This design comes from an exercise in tuning for small area on the open sky130 flow, not from production work. The RTL was checked by simulation tests, not by an equivalence proof against the original design. The series may have gaps, and a smaller design here may also do less where the tests do not look. No activity file was given, so power comes from the tool's default toggle rates.

==> flow/config.mk <==
export PLATFORM = sky130hd
export DESIGN_NAME = top
export DESIGN_NICKNAME = top
export VERILOG_FILES = /design/flow/design.v
export SDC_FILE = /design/flow/constraint.sdc
export NUM_CORES = 4
export LEC_CHECK = 0
export CAP_MARGIN = 20
export CORE_MARGIN = 2
export CORE_UTILIZATION = 40
export SLEW_MARGIN = 20
==> flow/constraint.sdc <==
create_clock -name core_clock -period 10.0 [get_ports {SYSCLK}]
set_input_delay 2.0000 -clock core_clock [delete_from_list [all_inputs] [get_ports {SYSCLK}]]
set_output_delay 2.0000 -clock core_clock [all_outputs]
set_load 0.01 [all_outputs]
==> flow/design.v <==
module binary_to_bcd 
(
    clk_i,
    ce_i,
    rst_i,
    start_i,
    dat_binary_i,
    dat_bcd_o,
    done_o
);
    parameter BITS_IN_PP         = 16;  
    parameter BCD_DIGITS_OUT_PP  = 5;   
    parameter BIT_COUNT_WIDTH_PP = 4;   
    input  clk_i;                       
    input  ce_i;                        
    input  rst_i;                       
    input  start_i;                     
    input  [BITS_IN_PP-1:0] dat_binary_i;         
    output [4*BCD_DIGITS_OUT_PP-1:0] dat_bcd_o;   
    output done_o;                      
    reg [4*BCD_DIGITS_OUT_PP-1:0] dat_bcd_o;
    reg  [BITS_IN_PP-1:0] bin_reg;
    reg  [4*BCD_DIGITS_OUT_PP-1:0] bcd_reg;
    wire [BITS_IN_PP-1:0] bin_next;
    reg  [4*BCD_DIGITS_OUT_PP-1:0] bcd_next;
    reg  busy_bit;
    reg  [BIT_COUNT_WIDTH_PP-1:0] bit_count;
    wire bit_count_done;
    function [4*BCD_DIGITS_OUT_PP-1:0] bcd_asl;
      input [4*BCD_DIGITS_OUT_PP-1:0] din;
      input newbit;
      integer k;
      reg cin;
      reg [3:0] digit;
      reg [3:0] digit_less;
      begin
        cin = newbit;
        for (k=0; k<BCD_DIGITS_OUT_PP; k=k+1)
        begin
          digit[3] = din[4*k+3];
          digit[2] = din[4*k+2];
          digit[1] = din[4*k+1];
          digit[0] = din[4*k];
          digit_less = digit - 5;
          if (digit > 4'b0100)
          begin
            bcd_asl[4*k+3] = digit_less[2];
            bcd_asl[4*k+2] = digit_less[1];
            bcd_asl[4*k+1] = digit_less[0];
            bcd_asl[4*k+0] = cin;
            cin = 1'b1;
          end
          else
          begin
            bcd_asl[4*k+3] = digit[2];
            bcd_asl[4*k+2] = digit[1];
            bcd_asl[4*k+1] = digit[0];
            bcd_asl[4*k+0] = cin;
            cin = 1'b0;
          end
        end  
      end
    endfunction
    assign bin_next = {bin_reg,1'b0};
    always @(bcd_reg or bin_reg)
    begin
      bcd_next <= bcd_asl(bcd_reg,bin_reg[BITS_IN_PP-1]);
    end
    always @(posedge clk_i)
    begin
      if (rst_i)
      begin
        busy_bit <= 0;   
        dat_bcd_o <= 0;
      end
      else if (start_i && ~busy_bit)
      begin
        busy_bit <= 1;
        bin_reg <= dat_binary_i;
        bcd_reg <= 0;
      end
      else if (busy_bit && ce_i && bit_count_done && ~start_i)
      begin
        busy_bit <= 0;
        dat_bcd_o <= bcd_next;
      end
      else if (busy_bit && ce_i && ~bit_count_done)
      begin
        bcd_reg <= bcd_next;
        bin_reg <= bin_next;
      end
    end
    assign done_o = ~busy_bit;
    always @(posedge clk_i)
    begin
      if (~busy_bit) bit_count <= 0;
      else if (ce_i && ~bit_count_done) bit_count <= bit_count + 1;
    end
    assign bit_count_done = (bit_count == (BITS_IN_PP-1));
endmodule
module debouncer
(
    input clk,
    input rst_n,
    input signal_in,
    output reg deb_pulse_out
);
    reg sig_q;
    reg sig_qq;
    reg [12:0] clk_cnt;
    reg        busy;
    always @(posedge clk)
    begin
        if (!rst_n)
            {sig_qq, sig_q} <= 2'b00;
        else
            {sig_qq, sig_q} <= {sig_q, signal_in};
    end
    always @(posedge clk)
    begin
        deb_pulse_out <= 1'b0;
        if (!rst_n)
        begin
            clk_cnt <= 'b0;
            busy    <= 1'b0;
        end
        else
        if (!busy)
        begin
            if (!sig_qq & sig_q)   
            begin
                deb_pulse_out <= 1'b1;   
                busy <= 1'b1;   
            end
        end
        else 
        begin
            if (&clk_cnt)
            begin
                busy <= 1'b0;
            end
            clk_cnt <= clk_cnt + 1;
        end
    end
endmodule
`timescale 1ns / 1ps
module seven_seg_disp
(
    input        clk,
    input        rst_n,
    input [15:0] x,
    output reg [6:0] seg,
    output reg [3:0] an
);
    wire [2:0]  s;   
    reg  [3:0]  digit;
    wire [3:0]  aen;
    reg  [6:0]  clkdiv;
    assign s = clkdiv[6:4];
    assign aen = 4'b1111;  
    always @(posedge clk)
    begin   
        case (s)
            0: digit = x[3:0];    
            1: digit = x[7:4];    
            2: digit = x[11:8];   
            3: digit = x[15:12];  
            default: digit = x[3:0];
        endcase
    end    
    always @(*)
    begin
        case (digit)
            0:   seg = 7'b1000000;
            1:   seg = 7'b1111001;
            2:   seg = 7'b0100100;
            3:   seg = 7'b0110000;
            4:   seg = 7'b0011001;
            5:   seg = 7'b0010010;
            6:   seg = 7'b0000010;
            7:   seg = 7'b1111000;
            8:   seg = 7'b0000000;
            9:   seg = 7'b0010000;
            default: seg = 7'b0000000;
        endcase
    end
    always @(*)
    begin
        an = 4'b1111;
        if (s[2] == 1'b0 && aen[s[1:0]] == 1)
        begin
            an[s[1:0]] = 0;
        end
    end
    always @(posedge clk) 
    begin
        if (!rst_n)
            clkdiv <= 'b0;
        else
            clkdiv <= clkdiv + 1;
    end
endmodule
module timer_engine (
    input clk,
    input rst_n,
    input lever,
    input button,
    output reg [7:0] min_bcd,
    output reg [7:0] sec_bcd,
    output reg       blink_7sd
);
localparam MAX_CLKS   = 32767;   
localparam BLINK_CLKS = 4999;    
    localparam  IDLE_st           = 8'b00000001;
    localparam  TIMER_START_st    = 8'b00000010;
    localparam  SET_MINUTES_st    = 8'b00000100;
    localparam  BLINK_7SD_st      = 8'b00001000;
    reg  [14:0] clk_cnt;
    reg  [7:0]  minutes;
    reg  [7:0]  seconds;
    reg         update_bcd;
    reg  [7:0]  state;
    always @(posedge clk) begin
        if (!rst_n)
        begin
            clk_cnt <= 'b0;
            minutes <= 'd25;
            seconds <= 'd0;
            update_bcd <= 1'b1;
            blink_7sd <= 1'b0;
            state <= IDLE_st;
        end
        else
        begin
            update_bcd <= 1'b0;
            blink_7sd <= 1'b0;
            case (state)
                IDLE_st: begin
                    if (lever) begin
                        state <= TIMER_START_st;
                    end else if (button) begin
                        state <= SET_MINUTES_st;
                    end
                end
                TIMER_START_st: begin
                    if (lever) begin
                        state <= IDLE_st;
                    end else begin
                        if (minutes == 0 && seconds == 0) begin
                            clk_cnt <= 'b0;
                            state <= BLINK_7SD_st;
                        end else if (clk_cnt >= MAX_CLKS) begin
                            if (seconds == 0) begin
                                minutes <= minutes - 1;
                                seconds <= 'd59;
                            end else begin
                                seconds <= seconds - 1;
                            end
                            clk_cnt <= 'b0;
                            update_bcd <= 1'b1;
                        end else begin
                            clk_cnt <= clk_cnt + 1;
                        end
                    end
                end
                SET_MINUTES_st: begin
                    if (lever) begin
                        if (minutes == 0) begin
                            minutes <= 'd59;
                        end else begin
                            minutes <= minutes - 1;
                        end
                        update_bcd <= 1'b1;
                    end else if (button) begin
                        state <= IDLE_st;
                    end
                    if (clk_cnt >= BLINK_CLKS) begin
                        clk_cnt <= 'b0;
                        blink_7sd <= ~blink_7sd;
                    end else begin
                        clk_cnt <= clk_cnt + 1;
                        blink_7sd <= blink_7sd;
                    end
                end
                BLINK_7SD_st: begin
                    if (clk_cnt >= BLINK_CLKS) begin
                        clk_cnt <= 'b0;
                        blink_7sd <= ~blink_7sd;
                    end else begin
                        clk_cnt <= clk_cnt + 1;
                        blink_7sd <= blink_7sd;
                    end
                end
                default: begin
                    state <= IDLE_st;
                end
            endcase
        end
    end
    wire [7:0] min_bcd_o;
    wire [7:0] sec_bcd_o;
    wire       min_bcd_done;
    wire       sec_bcd_done;
    binary_to_bcd #(
        .BITS_IN_PP        (8),
        .BCD_DIGITS_OUT_PP (2)
    ) min_binary_to_bcd (
        .clk_i        (clk),
        .ce_i         (1'b1),
        .rst_i        (~rst_n),
        .start_i      (update_bcd),
        .dat_binary_i (minutes),
        .dat_bcd_o    (min_bcd_o),
        .done_o       (min_bcd_done)
    );
    always @(posedge clk) begin
        if (min_bcd_done) begin
            min_bcd <= min_bcd_o;
        end
    end
    binary_to_bcd #(
        .BITS_IN_PP        (8),
        .BCD_DIGITS_OUT_PP (2)
    ) sec_binary_to_bcd (
        .clk_i        (clk),
        .ce_i         (1'b1),
        .rst_i        (~rst_n),
        .start_i      (update_bcd),
        .dat_binary_i (seconds),
        .dat_bcd_o    (sec_bcd_o),
        .done_o       (sec_bcd_done)
    );
    always @(posedge clk) begin
        if (sec_bcd_done) begin
            sec_bcd <= sec_bcd_o;
        end
    end
endmodule
`timescale 1ns / 1ps
module top (
    input SYSCLK,
    input RST_N,
    input LEVER,
    input BUTT1,
    output        GPIO,
    output [6:0]  SEG, 
    output [3:0]  AN
);
    wire clk;
    assign clk = SYSCLK;
    reg  rst_n;
    reg  rst_n_q1;
    always @(posedge clk or negedge RST_N) begin
        if (!RST_N) begin
            {rst_n, rst_n_q1} <= 2'b0;
        end else begin
            {rst_n, rst_n_q1} <= {rst_n_q1, 1'b1};
        end
    end
    wire lever_pulse;
    wire butt1_pulse;
    debouncer lever_debounce (
        .clk           (clk),
        .rst_n         (rst_n),
        .signal_in     (LEVER),
        .deb_pulse_out (lever_pulse)
    );
    debouncer butt1_debounce (
        .clk           (clk),
        .rst_n         (rst_n),
        .signal_in     (BUTT1),
        .deb_pulse_out (butt1_pulse)
    );
    wire [7:0] min_bcd;
    wire [7:0] sec_bcd;
    wire blink_7sd;
    timer_engine timer_engine (
        .clk        (clk),
        .rst_n      (rst_n),
        .lever      (lever_pulse),
        .button     (butt1_pulse),
        .min_bcd    (min_bcd),
        .sec_bcd    (sec_bcd),
        .blink_7sd  (blink_7sd)
    );
    wire [3:0] an_out;
    seven_seg_disp seven_seg_disp (
        .clk (clk),
        .rst_n (rst_n),
        .x   ({min_bcd, sec_bcd}),
        .seg (SEG),
        .an  (an_out)
    );
    assign AN = blink_7sd ? 4'b1111 : {an_out[0], an_out[1], an_out[2], an_out[3]};
    assign GPIO = 1'b0; 
endmodule
localparam MAX_CLKS   = 32767;   
localparam BLINK_CLKS = 4999;    
==> flow/run.sh <==
#!/bin/bash
# synth_recipe.tcl (not shown) runs the flow's synth.tcl, then flattens the netlist and writes it again
# the make line also repeats each setting of config.mk as NAME=value (left out here)
make -C /OpenROAD-flow-scripts/flow DESIGN_CONFIG=/design/flow/config.mk WORK_HOME=/design/flow/orfs CLKGATE_MAP_FILE= SYNTH_SCRIPT=/design/flow/synth_recipe.tcl finish
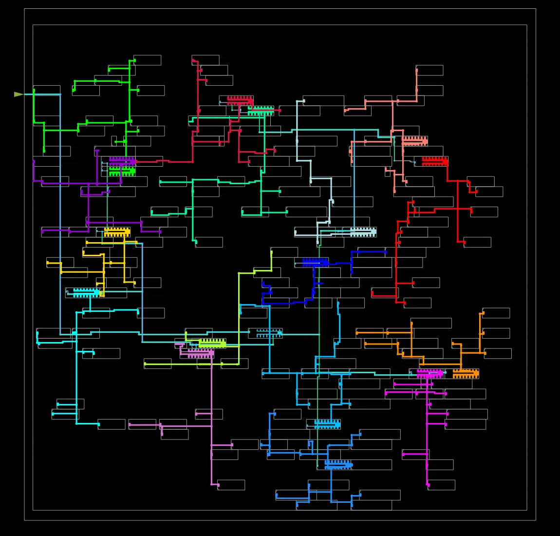
run_1/cts.png
num sequential: 161
CTS root buffer: clkbuf_16

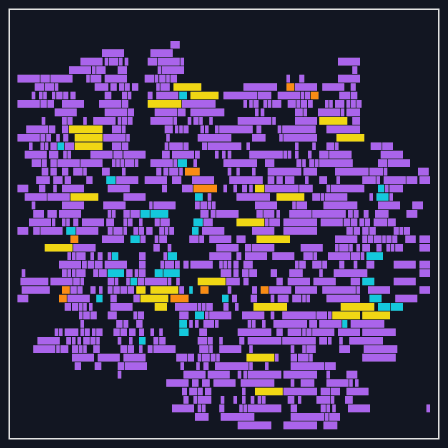
run_1/sizing.png
[x1 and smaller] purple | cells: 697 | share: 91%
[x3 and x4] orange | cells: 10 | share: 1.3%
[x2] cyan | cells: 32 | share: 4.2%
[x6 and larger] yellow | cells: 25 | share: 3.3%
final setup margin: 6.110 ns
Area growth syn-to-layout: 13.29%
count of non-CTS buffers in the layout: 19
Design Area, Final: 8095 µm²

==> impl_metrics.env, run 1 <==
export IMPL_clk_path_buf_depth=2
export IMPL_max_flop_register="timer_engine.clk_cnt"
export IMPL_antenna_found_initial=0
export IMPL_ys_ff_latch=161
export IMPL_status="no timing/DRC/antenna violations"
export IMPL_ys_warn_count=5
export IMPL_die_w_um=137.7
export IMPL_reg_top3="timer_engine.clk_cnt: 15 flops, butt1_debounce.clk_cnt: 13 flops, lever_debounce.clk_cnt: 13 flops"
export IMPL_yosysUniqueCellTypes=67
export IMPL_globalRouteOverflowTotal=0
export IMPL_min_period_over_period_pct=38.90
export IMPL_maxCapViolations=0
export IMPL_fin_hold_ws_ns=0.3586
export IMPL_cts_clk_slew_worst_paths_ns=0.06
export IMPL_dpl_hpwl_um=8838
export IMPL_port_buffers=14
export IMPL_syn_area_per_cell_um2=9.617
export IMPL_syn_num_nets=769
export IMPL_finalSetupTns_ns=0
export IMPL_async_flop_share_pct=1.242
export IMPL_min_period_ns=3.890
export IMPL_crit_arrival_ns=1.89
export IMPL_final_hold_violation_count=0
export IMPL_worst_pin_slew_ns=0.8535
export IMPL_htree_levels=4
export IMPL_r2r_end="timer_engine.clk_cnt[12]"
export IMPL_ys_top_cells_by_area="dfxtp_1, edfxtp_1, nor2_1"
export IMPL_fmax_ghz=0.2571
export IMPL_die_y_um=137.7
export IMPL_drc=0
export IMPL_cp_required_ns=8.00
export IMPL_relSlewSlack_pct=42.98
export IMPL_hold_path_end="rst_n"
export IMPL_grt_pass1_wl_um=22410
export IMPL_numClockSinks=161
export IMPL_first_pass_iters=4
export IMPL_maxSlewViolCount=0
export IMPL_hp_start="rst_n_q1"
export IMPL_rrSetupSlack_ns=7.31
export IMPL_path_class="reg -> out"
export IMPL_p_per_area_nw_per_um2=195.7
export IMPL_final_setup_skew_ns=0.01040
export IMPL_cts_resized=0
export IMPL_grt_use_total_pct=14.96
export IMPL_yosysSeqAreaShare_pct=51.97
export IMPL_ant_nets=0
export IMPL_final_cells=989
export IMPL_gp_congestion=0.8562
export IMPL_drive_gt1_share_pct=8.770
export IMPL_rsz0062_at_grt="false"
export IMPL_yosysTopAreaCell="dfxtp_1"
export IMPL_p_leak_nw=2.978
export IMPL_place_inst=957
export IMPL_place_ws_ns=6.549
export IMPL_synthCells=743
export IMPL_routed_via_density=5.177
export IMPL_antenna_cells=0
export IMPL_start_kind="flop"
export IMPL_dieArea_um2=18950
export IMPL_clock_latency_ns=0.42
export IMPL_end_kind="output port"
export IMPL_grt_max_degree=69
export IMPL_routedWlPerCell_um=13.25
export IMPL_irDropWorstVdd_mv=0.1400
export IMPL_cts_tree="yes"
export IMPL_cts_setup_buffers=0
export IMPL_rows=48
export IMPL_synth_ff_type="dfxtp_1"
export IMPL_nets=777
export IMPL_setup_violations=0
export IMPL_crit_fanout=8
export IMPL_ctsHoldBuffers=0
export IMPL_synth_area_um2=7146
export IMPL_yosysMostFrequentCell="dfxtp_1"
export IMPL_pin_count=16
export IMPL_ys_top_cells_by_count="dfxtp_1, nor2_1, nand2_1"
export IMPL_hp_class="reg -> reg"
export IMPL_holdPathStages=0
export IMPL_largest_reg_flops=15
export IMPL_drt_iter0_markers=238
export IMPL_r2r_start="timer_engine.clk_cnt[5]"
export IMPL_synth_top_cell_area_share_pct=31.10
export IMPL_cts_buffers=17
export IMPL_grt_pass1_vias=4881
export IMPL_synth_edff_count=48
export IMPL_reg2reg_depth=6
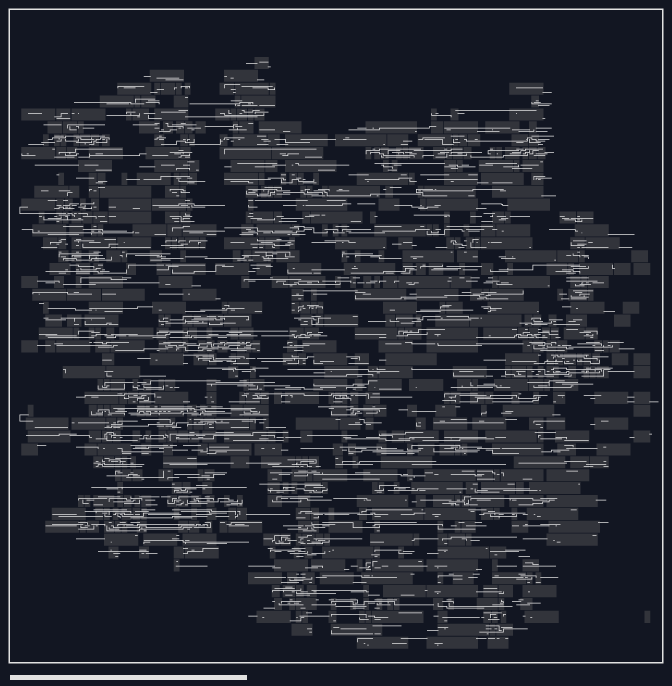
run_1/m1.png
Scale bar: 50 µm.
wire length on this layer: 5940 µm
nets with wire on the layer: 728
longest straight run: 32.7 µm
share of all routed wire: 45%
M1 GR Usage: 17.82%
DR vias: 5120
final WL: 13110 µm

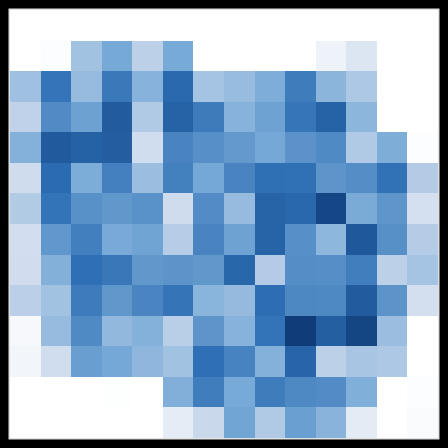
run_1/util_map.png
The die is cut into 14 by 14 equal tiles; white is low, dark blue is high, 0 to 100% covered.
mean over tiles: 41%
fullest tile: 95%
nearly empty tiles: 21%
tiles over 75% full: 10%
emptiest ninth of the die: upper right
final core utilization: 46.64%
starting density of the core: 41.17%
placeable core area: 17360 µm²

## run 1: layer usage
metal	vias to the layer above	track usage, %	share of wire [%]
met3	13	3.790	3.3
li1	2610	-	-
met4	0	6.472	1.4
met2	78	25.51	50
met1	2419	17.82	45
met5	-	0	0
## run 1: worst max-delay path: stages, from the launching register on
cell,delay [ns]
dfxtp_1,0.45
nor2b_1,0.40
nand3b_1,0.12
clkdlybuf4s50_1,0.50
## run 1: how the worst max path moves through the flow
stage / slack (ns) / cells past startpoint / from / to
after detailed placement: 6.55 / 3 / seven_seg_disp.clkdiv[5] / AN[0]
after CTS: 6.09 / 3 / seven_seg_disp.clkdiv[5] / AN[0]
final: 6.11 / 3 / seven_seg_disp.clkdiv[5] / AN[0]
after global placement: 6.60 / 3 / seven_seg_disp.clkdiv[5] / AN[0]
after floorplan: 6.99 / 3 / seven_seg_disp.clkdiv[5] / AN[0]
after global routing: 5.95 / 3 / seven_seg_disp.clkdiv[5] / AN[0]
## run 1: cell usage in the layout, fill, tap and decap left out, types with 3 or more instances in the layout
cell type,synthesis,layout
dfxtp_1,111,111
ha_1,22,22
clkdlybuf4s50_1,0,14
a211oi_1,14,14
or2_2,7,7
edfxtp_1,48,48
nand2b_1,4,4
nand4_1,18,18
and3_1,5,5
mux2_2,5,5
o22ai_1,8,8
o21ai_0,20,20
nor3_1,21,21
bufinv_16,0,5
a31o_2,4,4
a22oi_1,5,5
a311oi_1,3,3
nor4_1,5,5
a31oi_1,14,14
and2_1,11,11
mux2i_1,16,16
xor2_1,19,19
buf_4,2,5
nand3_1,18,18
nor2b_1,13,13
and2_2,3,3
inv_1,41,41
nor2_1,100,99
xnor2_1,20,20
or3_1,7,7
nand3b_1,3,3
clkinv_1,1,3
clkbuf_16,0,17
a21oi_1,34,34
nand2_1,76,76
## run 1: logic make-up (layout without fill, tap and decap cells)
kind of cell / count (synthesis) / after routing / synth area share (%)
and+or+nand+nor: 304 / 304 / 20.49
DFF: 161 / 161 / 51.97
AOI/OAI and AO/OA: 122 / 122 / 11.45
buffers and inverters: 72 / 93 / 4.325
xor gates and xnor gates: 39 / 39 / 4.780
adders and majority gates: 22 / 22 / 3.852
muxes: 21 / 21 / 3.029
other: 2 / 2 / 0.1051
## run 1: layout make-up
cell class,count,area (µm²)
fillers,1614,9261
flip-flops and latches,161,3714
multi-input cells,510,3126
clock buffers,18,429.2
well taps,225,281.5
clock inverters,14,210.2
repair buffers,19,177.7
inverters,42,157.7
## run 1: metrics by stage
stage	instance area [µm²]	power [W]
detailed placement	7456	0.0008977
global route	8095	0.001658
global placement	7453	0.0008899
CTS	8095	0.001603
finish	8095	0.001584
floorplan	7146	0.0008636
## run 1: power breakdown
| group | switching [W] | internal [W] |
|---|---|---|
| Sequential | 0.0000256 | 0.000707 |
| Clock | 0.000258 | 0.000443 |
| Combinational | 0.0000911 | 0.0000599 |
| Total | 0.000375 | 0.00121 |
run_1/layers.png
Only two layers are drawn.
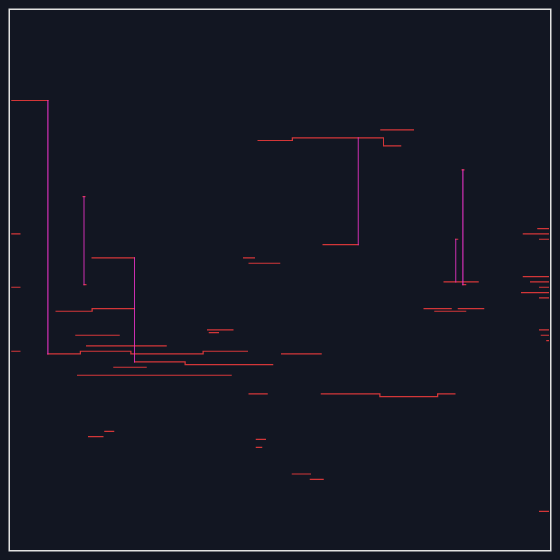

--- run 2 (changed files replaced; the others as in run 1) ---
==> flow/design.v <==
`timescale 1ns / 1ps
module top (
    input SYSCLK,
    input RST_N,
    input LEVER,
    input BUTT1,
    output        GPIO,
    output [6:0]  SEG,
    output [3:0]  AN
);
    wire clk = SYSCLK;
    reg rst_n;
    reg rst_n_q1;
    always @(posedge clk or negedge RST_N) begin
        if (!RST_N)
            {rst_n, rst_n_q1} <= 2'b0;
        else
            {rst_n, rst_n_q1} <= {rst_n_q1, 1'b1};
    end
    reg        lv_q, lv_qq, lever;
    reg [12:0] lv_l;
    reg        bt_q, bt_qq, button;
    reg [12:0] bt_l;
    wire lv_ones = &lv_l[11:0];
    wire lv_idle = lv_ones & lv_l[12] & ~lever;
    wire lv_fb   = ~(lv_l[12] ^ lv_l[3] ^ lv_l[2] ^ lv_l[0]);
    wire bt_ones = &bt_l[11:0];
    wire bt_idle = bt_ones & bt_l[12] & ~button;
    wire bt_fb   = ~(bt_l[12] ^ bt_l[3] ^ bt_l[2] ^ bt_l[0]);
    always @(posedge clk) begin
        lv_q   <= LEVER & rst_n;
        lv_qq  <= lv_q;
        lever  <= lv_q & ~lv_qq & lv_idle;
        lv_l   <= {lv_l[11:0], ~rst_n | (~lever & (lv_ones | lv_fb))}
                  | {~rst_n, 2'b0, ~rst_n, 2'b0, ~rst_n, 2'b0, ~rst_n, 3'b0};
        bt_q   <= BUTT1 & rst_n;
        bt_qq  <= bt_q;
        button <= bt_q & ~bt_qq & bt_idle;
        bt_l   <= {bt_l[11:0], ~rst_n | (~button & (bt_ones | bt_fb))}
                  | {~rst_n, 2'b0, ~rst_n, 2'b0, ~rst_n, 2'b0, ~rst_n, 3'b0};
    end
    reg  [6:0] dq;
    wire [6:0] dq_inc = dq + 7'd1;
    always @(posedge clk) begin
        if (!rst_n)
            dq <= 7'h7f;
        else
            dq <= dq_inc;
    end
    localparam IDLE_st  = 2'd0;
    localparam START_st = 2'd1;
    localparam SET_st   = 2'd2;
    localparam BLINK_st = 2'd3;
    reg  [1:0]  state;
    reg         blink_7sd;
    reg  [14:0] cnt;
    reg         cnt_ge;
    wire        cnt_fb   = ~(cnt[14] ^ cnt[13]);
    wire        cnt_zero = ~|cnt;
    wire        cnt_4998 = (cnt == 15'b101001001010001);
    wire        cnt_max  = cnt_ge & cnt_zero;
    reg  [2:0]  mt;
    reg  [3:0]  mu;
    reg  [2:0]  st;
    reg  [3:0]  su;
    reg  [3:0]  pend;
    reg         pend_min;
    reg         fresh;
    reg         stale;
    wire pending   = |pend;
    wire commit    = (pend == 4'd11);
    wire sec_zero  = (st == 3'd0) && (su == 4'd0);
    wire time_zero = (mt == 3'd0) && (mu == 4'd0) && (st == 3'd0) &&
                     (su[3:1] == 3'd0) && (su[0] == pending);
    wire [2:0] mt_dec = (mu != 4'd0) ? mt : ((mt == 3'd0) ? 3'd5 : mt - 3'd1);
    wire [3:0] mu_dec = (mu == 4'd0) ? 4'd9 : mu - 4'd1;
    wire [2:0] st_dec = (su != 4'd0) ? st : ((st == 3'd0) ? 3'd5 : st - 3'd1);
    wire [3:0] su_dec = (su == 4'd0) ? 4'd9 : su - 4'd1;
    wire in_idle  = (state == IDLE_st);
    wire in_start = (state == START_st);
    wire in_set   = (state == SET_st);
    wire tick      = in_start & ~lever & ~time_zero & cnt_max;
    wire dec_req   = in_set & lever;
    wire new_req   = tick | (dec_req & ~fresh);
    wire dec_now   = dec_req & fresh;
    wire apply_sec = commit & ~pend_min;
    wire apply_min = (commit & (pend_min | sec_zero)) | dec_now;
    wire cnt_hold = in_idle | (in_start & lever);
    wire cnt_clr  = ~rst_n | (in_start & ~lever & (time_zero | cnt_max)) |
                    (~in_idle & ~in_start & cnt_ge);
    always @(posedge clk) begin
        if (cnt_clr) begin
            cnt    <= 15'd0;
            cnt_ge <= 1'b0;
        end else if (!cnt_hold) begin
            cnt    <= {cnt[13:0], cnt_fb};
            cnt_ge <= cnt_ge | cnt_4998;
        end
    end
    always @(posedge clk) begin
        if (!rst_n) begin
            state     <= IDLE_st;
            blink_7sd <= 1'b0;
        end else begin
            blink_7sd <= (in_idle | in_start) ? 1'b0 : (blink_7sd ^ cnt_ge);
            case (state)
                IDLE_st:
                    if (lever)
                        state <= START_st;
                    else if (button)
                        state <= SET_st;
                START_st:
                    if (lever)
                        state <= IDLE_st;
                    else if (time_zero)
                        state <= BLINK_st;
                SET_st:
                    if (!lever && button)
                        state <= IDLE_st;
                default: ;
            endcase
        end
    end
    always @(posedge clk) begin
        if (!rst_n) begin
            mt <= 3'd2;
            mu <= 4'd5;
            st <= 3'd0;
            su <= 4'd0;
        end else begin
            if (apply_min) begin
                mt <= mt_dec;
                mu <= mu_dec;
            end
            if (apply_sec) begin
                st <= st_dec;
                su <= su_dec;
            end
        end
    end
    always @(posedge clk) begin
        if (!rst_n)
            pend <= 4'd0;
        else if (new_req)
            pend <= 4'd1;
        else if (commit)
            pend <= 4'd0;
        else if (pending)
            pend <= pend + 4'd1;
        if (new_req)
            pend_min <= in_set;
        if (!rst_n)
            fresh <= 1'b1;
        else if (dq[2] & dq[1] & ~dq[6])
            fresh <= 1'b0;
        if (!rst_n || commit)
            stale <= 1'b0;
        else if (dec_now)
            stale <= 1'b1;
    end
    wire [2:0] ds = dq[6:4];       
    wire [2:0] as = dq_inc[6:4];   
    wire [3:0] mu_disp = {mu[3:1], mu[0] | stale};
    reg  [3:0] digit;
    always @(*) begin
        case (ds)
            3'd1:    digit = {1'b0, st};
            3'd2:    digit = mu_disp;
            3'd3:    digit = {1'b0, mt};
            default: digit = su;
        endcase
    end
    reg [6:0] seg;
    always @(*) begin
        case (digit)
            4'd0:    seg = 7'b1000000;
            4'd1:    seg = 7'b1111001;
            4'd2:    seg = 7'b0100100;
            4'd3:    seg = 7'b0110000;
            4'd4:    seg = 7'b0011001;
            4'd5:    seg = 7'b0010010;
            4'd6:    seg = 7'b0000010;
            4'd7:    seg = 7'b1111000;
            4'd8:    seg = 7'b0000000;
            4'd9:    seg = 7'b0010000;
            default: seg = 7'b0000000;
        endcase
    end
    wire an_on = ~blink_7sd & ~as[2];
    assign AN   = ~({4{an_on}} & {as[1:0] == 2'd0, as[1:0] == 2'd1,
                                  as[1:0] == 2'd2, as[1:0] == 2'd3});
    assign SEG  = seg;
    assign GPIO = 1'b0;
endmodule
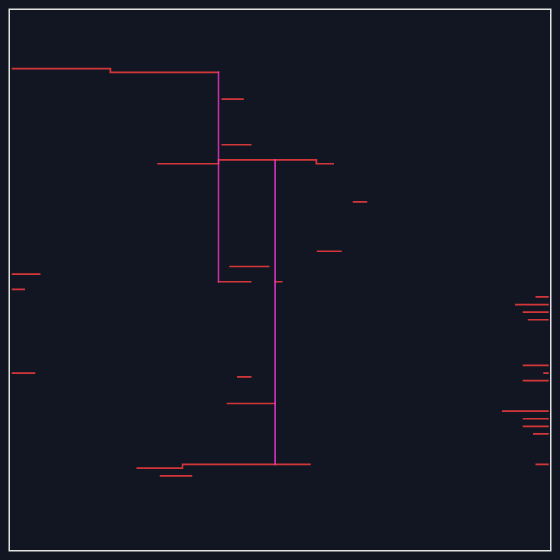
run_2/layers.png
Only two layers are drawn.
[M4] magenta | wire length: 91.8 µm
[M3] red | wire length: 204 µm
DR WL/cell: 12.41 µm
gr usage total: 14.75%
final WL: 6178 µm
DR vias: 2537

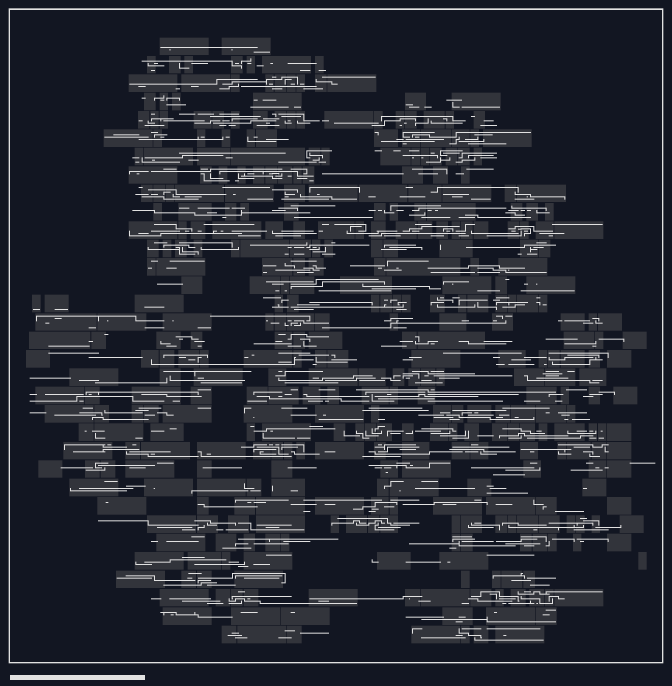
run_2/m1.png
Scale bar: 20 µm.
longest straight run: 21.2 µm
nets with wire on the layer: 370
wire length on this layer: 3130 µm
M1 GR Usage: 19.87%

==> run 2 against run 1 <==
Net effect:
- still clean on timing, DRC and antenna
- clock power down 65%
- clock-buffer cell count is 9 lower
- sequential cell count shrank 80
==> impl_metrics.env, run 2 <==
export IMPL_ctsHoldBuffers=0
export IMPL_final_util_pct=46.42
export IMPL_final_hold_violation_count=0
export IMPL_highest_layer="met4"
export IMPL_synth_top_cell_area_share_pct=45.63
export IMPL_final_setup_skew_ns=0.009280
export IMPL_cp_num_buf_inv=1
export IMPL_area_growth_pct=12.03
export IMPL_yosysTopAreaCell="dfxtp_1"
export IMPL_routed_via_density=5.094
export IMPL_setup_ws_ns=5.005
export IMPL_synth_ff_type="dfxtp_1"
export IMPL_drive_gt1_share_pct=6.870
export IMPL_p_per_area_nw_per_um2=232.8
export IMPL_cell_internal_pwr_w=0.0006022
export IMPL_yosysSeqAreaShare_pct=47.97
export IMPL_layout_commonest_cell="dfxtp_1"
export IMPL_p_clk_share_pct=27.3
export IMPL_met2WireLength_um=2754
export IMPL_start_kind="flop"
export IMPL_startpoint="dq[5]"
export IMPL_ys_top_cells_by_count="dfxtp_1, nand2_1, a21oi_1"
export IMPL_ys_ff_latch=81
export IMPL_worst_pin_slew_ns=1.001
export IMPL_end_kind="output port"
export IMPL_cts_root_buffer="clkbuf_8"
export IMPL_status="no timing/DRC/antenna violations"
export IMPL_cts_clk_slew_worst_paths_ns=0.09
export IMPL_pin_count=16
export IMPL_max_stage_delay_ns=0.63
export IMPL_crit_arrival_ns=3.00
export IMPL_finalSetupTns_ns=0
export IMPL_p_switching_w=0.0002901
export IMPL_wl_met3_um=204
export IMPL_die_w_um=96.50
export IMPL_nets=404
export IMPL_irDropWorstVdd_mv=0.1101
export IMPL_power_w=0.0008923
export IMPL_wl_met1_um=3128
export IMPL_synth_edff_count=1
export IMPL_rows=33
export IMPL_design_area_um2=3834
## run 2: cell count changes in the layout (fill, tap and decap cells not counted), moves of 12 or more
cell       delta
nor2_1       -75
nand2_1      -22
clkbuf_16    -17
xor2_1       -12
inv_1        -25
dfxtp_1      -33
edfxtp_1     -47
nand3_1      -12
a211oi_1     -12
## run 2: final cells by class
cell class / instances / area [µm²]
Fill cell: 798 / 4424
Clock buffer: 9 / 123.9
Inverter: 16 / 60.06
Timing Repair Buffer: 15 / 147.6
Sequential cell: 81 / 1642
Tap cell: 105 / 131.4
Clock inverter: 7 / 77.57
Multi-Input combinational cell: 265 / 1652
## run 2: logic make-up (layout without fill, tap and decap cells)
| logic type | after synthesis | after routing | share of synthesized area [%] |
|---|---|---|---|
| other | 2 | 2 | 0.2195 |
| adders and majority gates | 12 | 12 | 4.387 |
| muxes | 8 | 8 | 2.377 |
| buffers and inverters | 31 | 47 | 3.766 |
| xor gates and xnor gates | 21 | 21 | 5.375 |
| AOI/OAI and AO/OA | 70 | 70 | 13.02 |
| and+or+nand+nor | 152 | 152 | 22.89 |
| DFF | 81 | 81 | 47.97 |
## run 2: worst paths after layout
check | endpoint | depth (start not counted) | slack [ns]
max | SEG[4] | 6 | 5.00
min reg2reg | bt_l[10] | 0 | 0.35
min | bt_l[10] | 0 | 0.35
max in group asynchronous | rst_n | 1 | 8.08
max reg2reg | cnt_ge | 5 | 7.70
min in group asynchronous | rst_n_q1 | 1 | 1.79
## run 2: power by group through the flow
stage	Clock (W)	Combinational (W)	Sequential (W)
4_1_cts	0.000249	0.000248	0.000403
3_5_place_dp	0	0.000247	0.000410
2_1_floorplan	0	0.000197	0.000390
6_report	0.000243	0.000246	0.000403
3_3_place_gp	0	0.000244	0.000409
5_1_grt	0.000263	0.000279	0.000410
## run 2: per-layer routing
metal  vias to the layer above  GRT usage, %
met4                         0         5.986
met3                         6         3.957
li1                       1328             -
met2                        37         22.45
met1                      1166         19.87
met5                         -             0
## run 2: through the flow
stage                     hold WS [ns]  cells
after floorplan                 0.3226    377
after global placement          0.3288    482
after detailed placement        0.3344    482
after CTS                       0.3484    498
after global routing            0.3532    498
final                           0.3473    498

==> what the ideal ports hide <==
The flow's constraints put no driver on any port. The routed layouts listed below were extracted and timed again, unchanged, in two steps.
Step 1 assumes that a clkbuf_16 drives the clock port and a buf_2 every other input.
Step 2 times the ports against the registers' clock, not the clock port: input delays grow and output delays shrink by t, the midpoint of the rising clock arrivals with the driver on.
Three values: no drivers, after step 1, after step 2; two values: the first two.
| run | t (ns) | setup WS [ns] | latest minus earliest clock arrival (ns) | worst data-port slew with drivers (ns) |
|---|---|---|---|---|
| run 1 | 0.461 | 6.110 / 6.066 / 6.527 | 0.011 / 0.011 | 0.03 |
| run 2 | 0.381 | 5.005 / 4.974 / 5.354 | 0.009 / 0.009 | 0.03 |
After both steps every run listed still meets setup and hold.
